From an optimization exercise on the open Yosys and OpenROAD flow, aimed at small area; shortcuts taken in it are not production practice.
Where RTL was checked, it was by simulation tests only, not by an equivalence proof against the original.
Some runs may be left out. An edit can pass the tests and still lose a function that they never use.
The RTL of run 2 was laid out without a check of its function.

run_1/route_heat.png
The die is cut into 28 by 28 equal tiles; dark purple is low, yellow is high, scaled to the fullest tile. Values are wire area over tile area, all layers added.
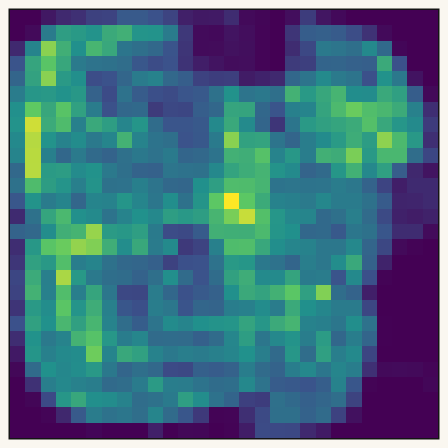
run_1/placed.png
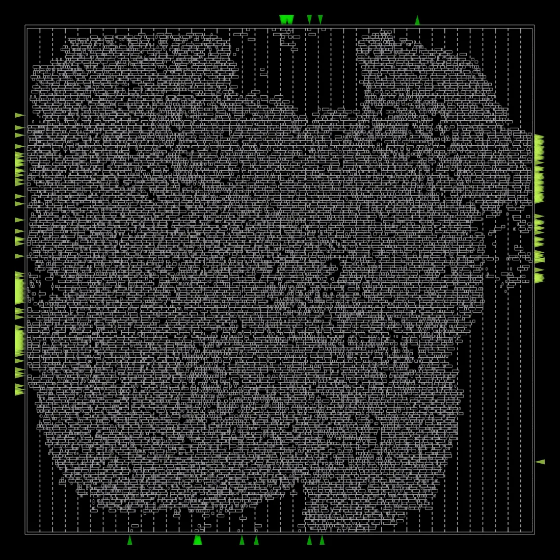
run_1/m1.png
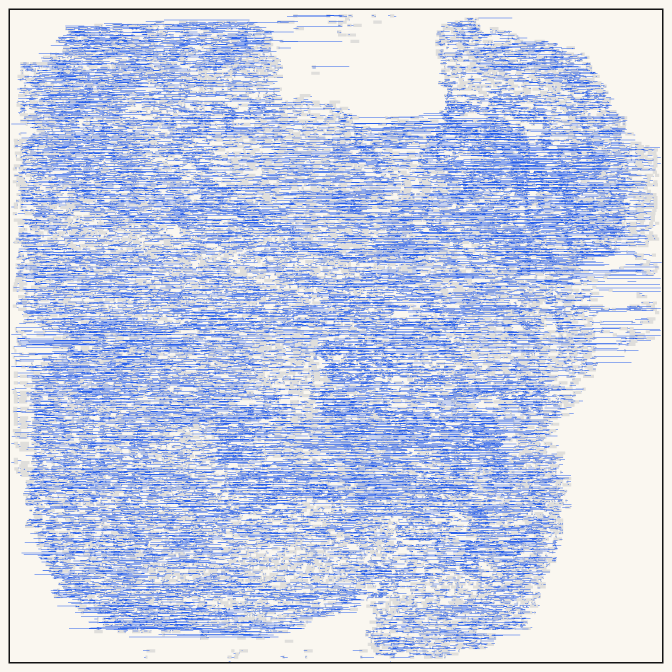
**design/flow/config.mk**
```make
export PLATFORM = sky130hd
export DESIGN_NAME = butterfly
export DESIGN_NICKNAME = butterfly
export VERILOG_FILES = /design/flow/design.v
export SDC_FILE = /design/flow/constraint.sdc
export NUM_CORES = 4
export LEC_CHECK = 0
export CAP_MARGIN = 20
export CORE_MARGIN = 2
export CORE_UTILIZATION = 45
export SLEW_MARGIN = 20
```
**design/flow/constraint.sdc**
```tcl
create_clock -name core_clock -period 10.0 [get_ports {clk}]
set_input_delay 2.0000 -clock core_clock [delete_from_list [all_inputs] [get_ports {clk}]]
set_output_delay 2.0000 -clock core_clock [all_outputs]
set_load 0.01 [all_outputs]
```
**design/flow/run.sh**
```bash
#!/bin/bash
# synth_recipe.tcl (not shown) runs the flow's synth.tcl, then flattens the netlist and writes it again
# the make line also repeats each setting of config.mk as NAME=value (left out here)
make -C /OpenROAD-flow-scripts/flow DESIGN_CONFIG=/design/flow/config.mk WORK_HOME=/design/flow/orfs CLKGATE_MAP_FILE= SYNTH_SCRIPT=/design/flow/synth_recipe.tcl finish
```
**design/flow/design.v**
```verilog
module Brent_Kung_Adder(A,B,S);
	input	[64 - 1:0]	A;
	input	[64 - 1:0]	B;
	output	[64:0]		S;
	wire	[64 / 4 * 2 - 1:0]	r_temp;
	wire	[64 / 4 * 2 - 1:0]	r;
	wire	[64 / 4:0]		cin;
	wire	[64 / 4 * 2 - 1:0]	q;
	assign cin[0] = 1'b0;
	generate
	genvar i;
	for(i = 0;i < 64 / 4;i = i + 1) begin: parallel_FA_CLA_prefix
		group_q_generation #(.Groupsize(4))
		f(.a(A[4 * (i + 1) - 1:4 * i]),
		  .b(B[4 * (i + 1) - 1:4 * i]),
		  .cin(cin[i]),
		  .s(S[4 * (i + 1) - 1:4 * i]),
		  .qg(q[i * 2 + 1:i * 2]));
	end
	parallel_prefix_tree_first_half #(.Treesize(64 / 4))
	t1(.q(q[64 / 4 * 2 - 1:0]),
	   .r(r_temp[64 / 4 * 2 - 1:0]));
	parallel_prefix_tree_second_half #(.Treesize(64 / 4))
	t2(.q(r_temp[64 / 4 * 2 - 1:0]),
	   .r(r[64 / 4 * 2 - 1:0]));
	for(i = 0;i < 64 / 4;i = i + 1) begin: cin_generation
		cin_generation_logic f(.r(r[2 * i + 1:2 * i]),
							   .c0(1'b0),
							   .cin(cin[i + 1]));
	end
	assign S[64] = cin[64 / 4];
	endgenerate
endmodule
module parallel_prefix_tree_first_half #(parameter Treesize = 64 / 4)(q,r);
	input	[Treesize * 2 - 1:0]	q;
	output	[Treesize * 2 - 1:0]	r;
	generate
	genvar i;
	if(Treesize == 2) begin: trival_case
		assign r[1:0] = q[1:0];
		prefix_logic f(.ql(q[1:0]),
					   .qh(q[3:2]),
					   .r(r[3:2]));
	end
	else begin: recursive_case
		wire	[Treesize * 2 - 1:0]	r_temp;
		parallel_prefix_tree_first_half #(.Treesize(Treesize / 2))
		recursion_lsbh(.q(q[Treesize - 1:0]),
					   .r(r_temp[Treesize - 1:0]));
		parallel_prefix_tree_first_half #(.Treesize(Treesize / 2))
		recursion_msbh(.q(q[Treesize * 2 - 1:Treesize]),
					   .r(r_temp[Treesize * 2 - 1:Treesize]));
		for(i = 0;i < Treesize * 2;i = i + 2) begin: parallel_stitch_up
			if(i != Treesize * 2 - 2) begin: parallel_stitch_up_pass
				assign r[i + 1:i] = r_temp[i + 1:i];
			end
			else begin: parallel_stitch_up_produce
				prefix_logic f(.ql(r_temp[Treesize - 1:Treesize - 2]),
							   .qh(r_temp[Treesize * 2 - 1:Treesize * 2 - 2]),
							   .r(r[Treesize * 2 - 1:Treesize * 2 - 2]));
			end
		end
	end
	endgenerate
endmodule
module parallel_prefix_tree_second_half #(parameter Treesize = 64 / 4)(q,r);
	input	[Treesize * 2 - 1:0]	q;
	output	[Treesize * 2 - 1:0]	r;
	wire	[Treesize * 2 * ($clog2(Treesize) - 1) - 1:0]	r_temp;
	assign r_temp[Treesize * 2 - 1:0] = q[Treesize * 2 - 1:0];
	generate
	genvar i, j;
	for(i = 0;i < $clog2(Treesize) - 2;i = i + 1) begin: second_half_level
		assign r_temp[Treesize * 2 * (i + 1) + ((Treesize / (2 ** i)) - 1 - 2 ** ($clog2(Treesize / 4) - i)) * 2 - 1:Treesize * 2 * (i + 1)] = r_temp[Treesize * 2 * i + ((Treesize / (2 ** i)) - 1 - 2 ** ($clog2(Treesize / 4) - i)) * 2 - 1:Treesize * 2 * i];
		for(j = (Treesize / (2 ** i)) - 1 - 2 ** ($clog2(Treesize / 4) - i);j < Treesize;j = j + 2 ** ($clog2(Treesize / 2) - i)) begin: second_half_level_logic
			prefix_logic f(.ql(r_temp[Treesize * 2 * i + (j - 2 ** ($clog2(Treesize / 4) - i)) * 2 + 1:Treesize * 2 * i + (j - 2 ** ($clog2(Treesize / 4) - i)) * 2]),
						   .qh(r_temp[Treesize * 2 * i + j * 2 + 1:Treesize * 2 * i + j * 2]),
						   .r(r_temp[Treesize * 2 * (i + 1) + j * 2 + 1:Treesize * 2 * (i + 1) + j * 2]));
			if(j != Treesize - 1 - 2 ** ($clog2(Treesize / 4) - i)) begin: second_half_level_direct_connect
				assign r_temp[Treesize * 2 * (i + 1) + (j + 2 ** ($clog2(Treesize / 2) - i)) * 2 - 1:Treesize * 2 * (i + 1) + j * 2 + 2] = r_temp[Treesize * 2 * i + (j + 2 ** ($clog2(Treesize / 2) - i)) * 2 - 1:Treesize * 2 * i + j * 2 + 2];
			end
		end
		assign r_temp[Treesize * 2 * (i + 2) - 1:Treesize * 2 * (i + 2) - (2 ** ($clog2(Treesize / 4) - i)) * 2] = r_temp[Treesize * 2 * (i + 1) - 1:Treesize * 2 * (i + 1) - (2 ** ($clog2(Treesize / 4) - i)) * 2];
	end
	assign r[1:0] = r_temp[Treesize * 2 * ($clog2(Treesize) - 2) + 1:Treesize * 2 * ($clog2(Treesize) - 2)];
	for(i = 1;i < Treesize;i = i + 2) begin: final_r_odd
		assign r[i * 2 + 1:i * 2] = r_temp[Treesize * 2 * ($clog2(Treesize) - 2) + i * 2 + 1:Treesize * 2 * ($clog2(Treesize) - 2) + i * 2];
	end
	for(i = 2;i < Treesize;i = i + 2) begin: final_r_even
		prefix_logic f(.ql(r_temp[Treesize * 2 * ($clog2(Treesize) - 2) + i * 2 - 1:Treesize * 2 * ($clog2(Treesize) - 2) + i * 2 - 2]),
					   .qh(r_temp[Treesize * 2 * ($clog2(Treesize) - 2) + i * 2 + 1:Treesize * 2 * ($clog2(Treesize) - 2) + i * 2]),
					   .r(r[i * 2 + 1:i * 2]));
	end
	endgenerate
endmodule
module group_q_generation #(parameter Groupsize = 4)(a,b,cin,s,qg);
	input	[Groupsize - 1:0]	a;
	input	[Groupsize - 1:0]	b;
	input				cin;
	output	[Groupsize - 1:0]	s;
	output	[1:0]			qg;
	wire	[2 * Groupsize - 1:0]	q;
	wire	[Groupsize - 1:0]	c;
	assign c[0] = cin;
	generate
	genvar i;
	for(i = 0;i < Groupsize;i = i + 1) begin: parallel_FA_CLA_prefix
		FA_CLA_prefix f(.a(a[i]),
						.b(b[i]),
						.cin(c[i]),
						.s(s[i]),
						.q(q[i * 2 + 1:i * 2]));
		if(i != Groupsize - 1)begin: special_case
			assign c[i + 1] = q[i * 2 + 1] | q[i * 2] & c[i];
		end
	end
	if(Groupsize == 1) begin: case_gs1
		assign qg[1] = q[1];
		assign qg[0] = q[0];
	end
	else if(Groupsize == 2) begin: case_gs2
		assign qg[1] = q[3] | (q[1] & q[2]);
		assign qg[0] = q[2] & q[0];
	end
	else if(Groupsize == 4) begin: case_gs4
		assign qg[1] = q[7] | (q[5] & q[6]) | (q[3] & q[6] & q[4]) | (q[1] & q[6] & q[4] & q[2]);
		assign qg[0] = q[6] & q[4] & q[2] & q[0];
	end
	else if(Groupsize == 8) begin: case_gs8
		assign qg[1] = q[15] | (q[13] & q[14]) | (q[11] & q[14] & q[12]) | (q[9] & q[14] & q[12] & q[10]) | (q[7] & q[14] & q[12] & q[10] & q[8]) | (q[5] & q[14] & q[12] & q[10] & q[8] & q[6]) | (q[3] & q[14] & q[12] & q[10] & q[8] & q[6] & q[4]) | (q[1] & q[14] & q[12] & q[10] & q[8] & q[6] & q[4] & q[2]);
		assign qg[0] = q[14] & q[12] & q[10] & q[8] & q[6] & q[4] & q[2] & q[0];
	end
	endgenerate
endmodule
module cin_generation_logic(r,c0,cin);
	input	[1:0]	r;
	input		c0;
	output		cin;
	assign cin = (r[0] & c0) | r[1];
endmodule
module prefix_logic(ql,qh,r);
	input	[1:0]	ql;
	input	[1:0]	qh;
	output	[1:0]	r;
	assign r[0] = qh[0] & ql[0];
	assign r[1] = (qh[0] & ql[1]) | qh[1];
endmodule
module FA_CLA_prefix(a,b,cin,s,q);
	input 		a;
	input 		b;
	input 		cin;
	output 		s;
	output	[1:0]	q;
	assign q[0] = a ^ b;
	assign s = q[0] ^ cin;
	assign q[1] = a & b;
endmodule
module MULT3 (
	clock,
	dataa,
	datab,
	result);
	input	  clock;
	input signed	[31:0]  dataa;
	input signed	[31:0]  datab;
	output signed	[63:0]  result;
assign result = dataa * datab;
endmodule
module mont_reduce_1(
a,
t
);
parameter MONT = -1044 ;   
parameter QINV = 58728449  ;  
parameter WIDTH = 32    ;  
input signed [63:0] a;       
output reg signed [WIDTH-1:0] t;  
always @* begin
    t = a * QINV;   
end
endmodule
module mont_reduce_2(
a,
t,
result
);
parameter KYBER_Q = 8380417 ; 
parameter WIDTH = 32    ;  
input signed [63:0] a;       
input signed [31:0] t;       
output reg signed [WIDTH-1:0] result;  
reg signed [63:0] t2;
always @* begin
    t2 = a - t*KYBER_Q;     
    result = t2[63:32];         
end
endmodule
module mux_xx2_p(clk, rst_n, a,b,c,d,s,o);
    input clk;
	 input rst_n;
    input [1:0] s;
    input [31:0] a,b,c,d;
    output reg [31:0] o;
    always @(posedge clk) begin
	     if(rst_n) begin
		     o <= 'd0;
		  end
		  else begin
		     case(s)
           2'b00 : o <= a;
           2'b01 : o <= b;
           2'b10 : o <= c;
           default : o <= d;
           endcase
		  end
	 end
endmodule
module butterfly(
	clk,
	rst,
	mode,
	a,
	b,
	w,
	c,
	d
	);
	input clk;
	input rst;
	input [31:0] a;
	input [31:0] b;
	input [31:0] w;
	input [1:0] mode;  
	output [31:0] c;
	output [31:0] d;
	wire [31:0] c_ntt,c_intt,c_bp;
	wire [31:0] d_ntt,d_intt,d_bp;
	wire [63:0] sum; 
	wire [63:0] sub;
	wire [63:0] mult_vw, mult_uw;
	wire [31:0] t_vw;
	wire [31:0] ba_vw;
	wire [63:0] add_a,add_b,sub_a,sub_b, sub_t;
	wire [31:0] cmux,dmux;
	wire [31:0] sub_m;
	wire sum_c, sub_c;
	reg [31:0] a1, b1, a2, b2, a3, b3, a4, b4, a5, b5;
   reg [31:0] t_vw1, ba_vw1;
   reg [63:0] mult_vw1, mult_uw1, mult_vw2, mult_uw2, mult_vw3, mult_uw3;
	reg [63:0] sum1;
	reg [63:0] sub1, sub_t1;
	reg [63:0] add_a1,add_b1,sub_a1,sub_b1;
   reg [1:0] mode1, mode2, mode3, mode4, mode5;
	MULT3 iMULT_0(clk,b,w,mult_vw);
	MULT3 iMULT_1(clk,a,w,mult_uw);
   always @(posedge clk) begin
	   if(rst) begin
		   a1 <= 'd0;
			b1 <= 'd0;
		   mult_vw1 <= 'd0;
			mult_uw1 <= 'd0;
			mode1 <= 'd0;
		end else begin
		   a1 <= a;
			b1 <= b;
		   mult_vw1 <= mult_vw;
			mult_uw1 <= mult_uw;
		   mode1 <= mode;	
		end
	end
	mont_reduce_1 imont_reduce_1_0 (mult_vw1,t_vw);
	always @(posedge clk) begin
	   if(rst) begin
		   a2 <= 'd0;
			b2 <= 'd0;
		   mult_vw2 <= 'd0;
			mult_uw2 <= 'd0;
			t_vw1 <= 'd0;
			mode2 <= 'd0;	
		end else begin
		   a2 <= a1;
			b2 <= b1;
		   mult_vw2 <= mult_vw1;
			mult_uw2 <= mult_uw1;
			t_vw1 <= t_vw;
			mode2 <= mode1;	
		end
	end
	mont_reduce_2 imont_reduce_2_0 (mult_vw2,t_vw1,ba_vw);
	always @(posedge clk) begin
	   if(rst) begin
		   a3 <= 'd0;
			b3 <= 'd0;
		   ba_vw1 <= 'd0;
			mode3 <= 'd0;
		   mult_vw3 <= 'd0;
			mult_uw3 <= 'd0;			
		end else begin
		   a3 <= a2;
			b3 <= b2;
		   ba_vw1 <= ba_vw;
			mode3 <= mode2;	
		   mult_vw3 <= mult_vw2;
			mult_uw3 <= mult_uw2;
		end
	end
	assign add_a = {32'b0, a3};
	assign add_b = (mode3==2'b00)? {32'b0, ba_vw1} : {32'b0, b3};
	assign sub_a = (mode3==2'b00)? {32'b0, a3} : mult_uw3;
	assign sub_b = (mode3==2'b00)? (~{32'b0, ba_vw1} + 1) : (~mult_vw3 + 1);
	always @(posedge clk) begin
	   if(rst) begin
		   a4 <= 'd0;
			b4 <= 'd0;
			mode4 <= 'd0;
			add_a1 <= 'd0;
			add_b1 <= 'd0;
			sub_a1 <= 'd0;
			sub_b1 <= 'd0;
		end else begin
		   a4 <= a3;
			b4 <= b3;
			mode4 <= mode3;
			add_a1 <= add_a;
			add_b1 <= add_b;
			sub_a1 <= sub_a;
			sub_b1 <= sub_b;
		end
	end
	Brent_Kung_Adder  iBKmodADD (add_a1,add_b1,{sum_c,sum});
	Brent_Kung_Adder  iBKmodSUB (sub_a1,sub_b1,{sub_c,sub});
	mont_reduce_1 imont_reduce_sub_1 (sub,sub_t);
	always @(posedge clk) begin
	   if(rst) begin
		   a5 <= 'd0;
			b5 <= 'd0;
		   sum1 <= 'd0;
			sub1 <= 'd0;
			sub_t1 <= 'd0;
			mode5 <= 'd0;
		end else begin
		   a5 <= a4;
			b5 <= b4;
		   sum1 <= sum;
			sub1 <= sub;
			sub_t1 <= sub_t;
			mode5 <= mode4;
		end
	end
	mont_reduce_2 imont_reduce_sub_2 (sub1,sub_t1,sub_m);
	assign c_ntt = sum1[31:0];
	assign d_ntt = sub1[31:0];
	assign c_intt = sum1[31:0];
	assign d_intt = sub_m[31:0];
	assign c_bp = a5;
	assign d_bp = b5;
	mux_xx2_p imux_xx21 (clk,rst,c_ntt,c_intt,c_bp,16'b0,mode5,cmux);
	mux_xx2_p imux_xx22 (clk,rst,d_ntt,d_intt,d_bp,16'b0,mode5,dmux);
	assign c = cmux;
	assign d = dmux;
endmodule
```
==> flow_summary.ini, run 1 <==
[final_layout]
fillers = 28400
nets = 18700
area_delta_synth_final_pct = 10.6
final_cells = 18800
drive_gt1_frac = 0.0646
seqCellArea_sq_um = 22100
multiInputGateArea_sq_um = 101000

[logic_synthesis]
yosysTopAreaCell = fa_1
synth_area_sq_um = 137000
synth_cell_types = 89
synth_seq_cells = 1104
async_flop_share = 0
netlist_instances = 14400
yosys-top-cells-area = fa_1 (40%), dfxtp_1 (16%), ha_1 (10%)
synthDominantCellAreaShare = 0.401
netlist_top_cells_count = inv_1 (3048), fa_1 (2744), nand2_1 (1750), ha_1 (1136), dfxtp_1 (1104)
syn_avg_cell_area_sq_um = 9.51
synth_edf_count = 0
yosysWarningCount = 6
synth.most_common_cell = inv_1
yosysSeqAreaShare = 0.161
synth.net_count = 18400
synthFlopType = dfxtp_1

[timing]
worst_pin_slew_ns = 1.04
relSlewSlack = 0.307
finalCritPeriodShare = 0.946
grt_setup_unrepaired = no
finalHoldViolations = 0
max_freq_ghz = 0.106
tns_ns = 0
skew_ns = 0.0966
setup_viol = 0
fin_crit_ns = 9.46
maxSlewViolCount = 0

[routing]
drc = 0
first_pass_iters = 5
route.vias.total = 94700
drt_iter0_markers = 6082
routed_via_density = 5.05
ant_nets = 0

[global_routing]
grt_pass1_wl_mm = 603
antenna_found_initial = 23
gr-usage-met2 = 0.398
gr-usage-met3 = 0.0329
grt_start_max_net_pins = 182
grt_overflow = 0
met1_usage = 0.363
busiest_layer = met2
grt_pass1_vias = 101000

[setup_path]
worst_path_max_delay_cell = fa_1
cp_top_family = adder cells
cp.depth = 35
timing.rr.start = t_vw1[5]$_SDFF_PP0_
cp_num_buf_inv = 6
arrival_ns = 10.00
critPathLaunchType = flip-flop
crit_end = ba_vw1[29]$_SDFF_PP0_
reg2reg_to = ba_vw1[29]$_SDFF_PP0_
critical-path-max-stage-delay_ns = 0.55
cp_common_cell = fa_1
crit_start = t_vw1[5]$_SDFF_PP0_
rr_worst_depth = 35
cp.required_ns = 10.54
cp_max_fo = 6
path_class = flip-flop to flip-flop
reg2reg_slack_ns = 0.54
cp-end-kind = flip-flop

[floorplan]
core_area_sq_um = 303000
ios = 164
die_w_um = 556
die_area_sq_um = 309000
start_util = 0.452
fp.dieH_um = 556

[worst_hold_path]
whs_path_depth = 1
worst_hold_path_type = flip-flop to flip-flop

[run_status]
outcome = timing/DRC/antenna clean

[placement]
place_inst = 18600
place_congestion = 0.934
hpwl_mm = 323
io_buffers = 163

[clocking]
numCtsBuffers = 116
clockBufferDepth = 3
path_clk_slew_ns = 0.07
cts_tree = yes
clock-root-buffer = clkbuf_16
clock-sinks = 1104
h-tree-depth = 3
clock_latency_ns = 0.80

[job]
cap_viol_max_count = 0
## Picture notes: route_heat.png
mean over tiles: 0.20
tiles over half the peak: 25%
fullest tile: 0.56
nearly empty tiles: 13%
emptiest ninth of the die: south-east
WL/cell: 20.2 um
Detailed Route WL: 379 mm
Tot GR Track Use: 0.254

## Picture notes: placed.png
FP Rows: 202
post-layout util: 0.500

## Picture notes: m1.png
wire length on this layer: 172 mm
longest straight run: 82.3 um
nets with wire on the layer: 17291

run 1: timing repair:
item,4_1_cts,5_1_grt
resized for setup,0,6
hold buffers,0,0
hold endpoints to repair,0,0
buffers inserted,0,0
setup endpoints to repair,0,11
run 1: stage by stage:
step	worst slack [ns]	area (sq um)	hold slack, ns
6_report	0.542	152000	0.374
5_1_grt	0.000356	152000	0.406
4_1_cts	0.239	151000	0.388
3_5_place_dp	-0.211	147000	0.420
3_3_place_gp	-0.0868	147000	0.418
2_1_floorplan	0.325	137000	0.414
run 1: worst min path at each step:
stage                                  from                       to
floorplan                  a1[0]$_SDFF_PP0_         a2[0]$_SDFF_PP0_
global placement        mode4[1]$_SDFF_PP0_      mode5[1]$_SDFF_PP0_
detailed placement  mult_uw1[17]$_SDFF_PP0_  mult_uw2[17]$_SDFF_PP0_
CTS                       b2[28]$_SDFF_PP0_        b3[28]$_SDFF_PP0_
global route              b2[28]$_SDFF_PP0_        b3[28]$_SDFF_PP0_
finish                    b2[28]$_SDFF_PP0_        b3[28]$_SDFF_PP0_
run 1: kinds of logic (layout without fill, tap and decap cells):
family | after synthesis | count (layout) | share of synthesized area
adder cells (fa/ha/maj) | 3880 | 3880 | 0.505
XOR/XNOR | 429 | 429 | 0.0275
AO/OA/AOI/OAI | 1274 | 1274 | 0.0602
multiplexers | 50 | 50 | 0.00376
other | 0 | 4 | 0
AND/OR/NAND/NOR | 3997 | 3997 | 0.142
buffers and inverters | 3670 | 4060 | 0.101
flip-flops | 1104 | 1104 | 0.161
run 1: state kept, by name (all words and copies together) (netlist names), 51 cells and up:
| name | flops |
|---|---|
| mult_uw1 | 64 |
| mult_uw2 | 64 |
| mult_uw3 | 64 |
| mult_vw1 | 64 |
| mult_vw3 | 64 |
| sub1 | 64 |
| sub_a1 | 64 |
| sub_b1 | 64 |
| mult_vw2 | 51 |
run 1: cell type report:
type | count | share of cell area
Clock inverter | 64 | 0.00622
Multi-Input combinational cell | 9630 | 0.668
Inverter | 3048 | 0.0755
Sequential cell | 1104 | 0.146
Timing Repair Buffer | 797 | 0.0503
Clock buffer | 151 | 0.0215
Tap cell | 3978 | 0.0328
Antenna cell | 4 | 0.0000661
run 1: layer usage:
layer,wire length (um),share of wire
met1,172000,0.45
met2,169000,0.44
met3,23500,0.062
met4,14700,0.039
met5,62,0.00016
run 1: cell usage in the layout, fill, tap and decap left out, drive strengths merged, types with 19 or more instances in the layout:
cell	instances
xnor2	270
nand3	73
xor2	158
nand2	1750
nor2	475
a211oi	30
mux2i	38
a31oi	44
inv	3060
a21oi	419
clkinv	31
a21boi	35
and3	37
nand4	61
o21a	50
nor2b	741
o32a	33
a21o	228
ha	1136
o31ai	25
nor4	25
dfxtp	1104
buf	670
nor3	71
fa	2744
o21bai	69
o22ai	19
clkbuf	152
or3	42
o21ai	196
o211ai	20
clkdlybuf4s50	126
and2	548
or2	29
nand2b	97
## Run 2: large edit since run 1, in outline
design/flow/design.v: 361 -> 3910 lines; modules unchanged: 0
  butterfly: edited, 144 -> 3888 lines
  bf_fa: new, 6 lines
  bf_ha: new, 6 lines
  bf_bsel: new, 5 lines
  bf_bseln: new, 5 lines
  removed: Brent_Kung_Adder, parallel_prefix_tree_first_half, parallel_prefix_tree_second_half, group_q_generation, cin_generation_logic, prefix_logic, FA_CLA_prefix, MULT3, mont_reduce_1, mont_reduce_2, mux_xx2_p
==> module bf_ha as of run 2 <==
module bf_ha(a, b, s, co);
  input a, b;
  output s, co;
  assign s = a ^ b;
  assign co = a & b;
endmodule
==> module bf_fa as of run 2 <==
module bf_fa(a, b, c, s, co);
  input a, b, c;
  output s, co;
  assign s = a ^ b ^ c;
  assign co = (a & b) | (a & c) | (b & c);
endmodule
==> module bf_bseln as of run 2 <==
module bf_bseln(one, two, neg, y1, y0, pp);
  input one, two, neg, y1, y0;
  output pp;
  assign pp = ~(((one & y1) | (two & y0)) ^ neg);
endmodule
==> module bf_bsel as of run 2 <==
module bf_bsel(one, two, neg, y1, y0, pp);
  input one, two, neg, y1, y0;
  output pp;
  assign pp = ((one & y1) | (two & y0)) ^ neg;
endmodule
--- a/design/flow/config.mk
+++ b/design/flow/config.mk
@@ -10,2 +10,3 @@
 export CORE_UTILIZATION = 45
 export SLEW_MARGIN = 20
+export SYNTH_HIERARCHICAL = 1
run_2/pinout.png
Pins as bars across the die edge, other pins in grey.
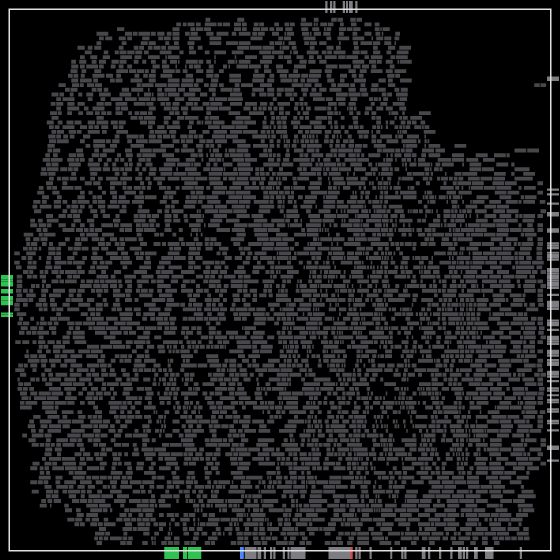
| colour | port | pins | direction | edge |
|---|---|---|---|---|
| red | clk | 1 | input | south |
| blue | mode | 2 | input | south |
| green | w | 32 | input | 19 south, 13 west |
all pins by edge: 82 south, 61 east, 13 west, 8 north
Port Buffers: 163
die height: 314 um
Die X: 314 um

==> flow_summary.ini, run 2 <==
[global_routing]
met1_usage = 0.375
gr-usage-met2 = 0.451
grt_start_max_net_pins = 65
gr-usage-met3 = 0.0405
grt_pass1_vias = 33900
busiest_layer = met2
grt_overflow = 0
grt_pass1_wl_mm = 207

[logic_synthesis]
synthFlopType = dfxtp_1
syn_avg_cell_area_sq_um = 11.5
synth-compound-area-share = 0.206
netlist_top_cells_count = xnor2_1 (620), fa_1 (575), a22oi_2 (528), dfxtp_1 (423), ha_1 (322)
synthMuxAreaShare = 0.00323
yosysSeqAreaShare = 0.195
synth.most_common_cell = xnor2_1
synth_seq_cells = 423
synth_cell_types = 71
synth_top_family_by_area = adder cells
synth-xor-area-share = 0.144
synth_edf_count = 0
async_flop_share = 0
yosys.area_share.simple = 0.0669
synthDominantCellAreaShare = 0.266
yosysTopAreaCell = fa_1

[timing]
relSlewSlack = 0.385
finalCritPeriodShare = 1.04
worst_slack_ns = -0.350
max_freq_ghz = 0.0966
setup_viol = 12
skew_ns = 0.0253
worst_pin_slew_ns = 0.922
maxSlewViolCount = 0
finalHoldViolations = 0
fin_crit_ns = 10.35

[final_layout]
final_cell_mix = buf_4 (593), xnor2_1 (578), a22oi_2 (528), fa_1 (487), dfxtp_1 (416)
area_delta_synth_final_pct = 30.0
top_register = p1
seqCellArea_sq_um = 8490
largest_register_ffs = 64
fillers = 7928
diodes = 0
drive_gt1_frac = 0.362
multiInputGateArea_sq_um = 36300
nets = 5626

[clocking]
clock-sinks = 423
cts_tree = yes
numCtsBuffers = 41
clock-root-buffer = clkbuf_16
h-tree-depth = 2

[placement]
hpwl_mm = 110
place_congestion = 0.948

[setup_path]
rr_worst_depth = 50
reg2reg_slack_ns = -0.35
worst_path_max_delay_cell = fa_2
cp-end-kind = flip-flop
cp.required_ns = 10.45
cp_max_fo = 3
critical-path-max-stage-delay_ns = 0.56
path_class = flip-flop to flip-flop
timing.rr.start = p1[1]$_DFF_P_
arrival_ns = 10.80
cp_common_cell = a21o_1
reg2reg_to = c2[31]$_DFF_P_

[job]
cap_viol_max_count = 0

[floorplan]
die_area_sq_um = 98800
row_count = 113
ios = 164
core_area_sq_um = 95300

[run_status]
violations = negative setup slack
outcome = failed layout checks

[routing]
routed_via_density = 5.44
wire_per_inst_um = 22.7
first_pass_iters = 5
drc = 0

[worst_hold_path]
whs_path_depth = 0
worst_hold_path_type = flip-flop to flip-flop
run_2/route_heat.png
The die is cut into 31 by 31 equal tiles; dark purple is low, yellow is high, scaled to the fullest tile. Values are wire area over tile area, all layers added.
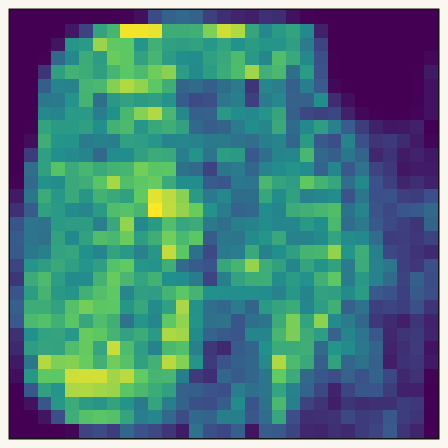
mean over tiles: 0.22
emptiest ninth of the die: north-east
tiles over half the peak: 39%
fullest tile: 0.54
nearly empty tiles: 11%
Tot GR Track Use: 0.273
Vias: 32200
Detailed Route WL: 134 mm

==> run 2: changes by cell type in the layout (fill, tap and decap cells not counted), moves of 685 or more <==
cell / previous run / this run
dfxtp_1: 1101 / 416
inv_1: 3047 / 255
nor2b_1: 739 / 28
nand2_1: 1750 / 92
ha_1: 1136 / 279
fa_1: 2744 / 487
==> run 2: logic make-up (layout without fill, tap and decap cells) <==
kind of cell / after synthesis / in the layout
buffers and inverters: 299 / 1177
AO/OA/AOI/OAI: 878 / 879
AND/OR/NAND/NOR: 555 / 555
flip-flops: 423 / 423
multiplexers: 14 / 14
adder cells (fa/ha/maj): 897 / 897
XOR/XNOR: 712 / 713
==> run 2: per-layer routing <==
layer	part of all wire	up-vias
met1	0.44	16400
met4	0.026	2
met3	0.059	153
li1	-	14800
met5	0.000089	-
met2	0.47	874
==> run 2: worst max-delay path: cells and delay by family, from the launching register on <==
family          cells  cell delay [ns]
fa+ha+maj          10             3.58
simple gates        3             0.36
xor+xnor            4             0.52
flops               1             0.35
buf+inv             4             0.37
compound gates     29             5.03
==> run 2: repair_timing <==
item                                    in CTS  in global routing
endpoints found under the setup margin      59                 59
setup buffers                               46                 38
gates resized for setup                    120                169
pin swaps                                   99                143
cloned                                       4                  1
hold buffers                                 0                  0
==> run 2: Yosys stat by module, one instance, submodules excluded <==
module,times used,flops+latches,cells inside
butterfly,1,423,2235
bf_bseln,16,0,2
bf_fa,487,0,1
bf_bsel,512,0,2
==> run 2: layout make-up <==
| cell class | instances | area share |
|---|---|---|
| clock buffers | 50 | 0.0195 |
| clock inverters | 22 | 0.00608 |
| inverters | 266 | 0.0177 |
| multi-input cells | 3058 | 0.644 |
| flip-flops and latches | 423 | 0.151 |
| well taps | 1265 | 0.0281 |
| repair buffers | 839 | 0.134 |
==> run 2: worst max path at each step <==
stage                   start        endpoint  slack, ns  depth (start not counted)
2_1_floorplan         mode[0]  p1[62]$_DFF_P_      -0.39                         34
3_3_place_gp          mode[1]  p1[62]$_DFF_P_      -1.05                         37
3_5_place_dp          mode[0]  p1[61]$_DFF_P_      -1.16                         36
4_1_cts        p1[13]$_DFF_P_  c2[31]$_DFF_P_      -0.27                         47
5_1_grt         p1[1]$_DFF_P_  c2[31]$_DFF_P_      -0.90                         50
6_report        p1[1]$_DFF_P_  c2[31]$_DFF_P_      -0.35                         50
==> run 2: per-stage QoR <==
| stage | worst slack (ns) | hold slack (ns) | cells | instance area [sq um] |
|---|---|---|---|---|
| 3_5_place_dp | -1.16 | 0.312 | 5768 | 52900 |
| 5_1_grt | -0.900 | 0.323 | 5923 | 56400 |
| 4_1_cts | -0.272 | 0.319 | 5889 | 55300 |
| 6_report | -0.350 | 0.320 | 5923 | 56400 |
| 3_3_place_gp | -1.05 | 0.310 | 5768 | 52900 |
| 2_1_floorplan | -0.393 | 0.310 | 3778 | 44300 |

port drivers added, routing unchanged:
The flow's constraints put no driver on any port. The routed layouts listed below were extracted and timed again, unchanged, in two steps. Step 1, drivers: a clkbuf_16 drives clk and a buf_2 each remaining input, both assumed. Step 2 also shifts input and output timing later by t, the mid clock arrival at the registers, as if the neighbouring blocks saw the same clock. Three values: ideal ports, drivers, drivers and shift; two values: the first two.
run | t (ns) | setup WS [ns] | latest minus earliest clock arrival (ns) | slew at the worst register clock pin (ns) | pins driven straight from the clock port
run 1 | 0.835 | 0.542 / 0.542 / -0.151 | 0.099 / 0.099 | 0.07 / 0.07 | 1
run 2 | 0.613 | -0.350 / -0.350 / -0.607 | 0.028 / 0.029 | 0.08 / 0.08 | 1
Met with ideal ports but missed after step 2: setup timing in run 1. The setup slack of run 1, which loses most, moves by 0.000 ns with the drivers and by -0.693 ns with both steps.
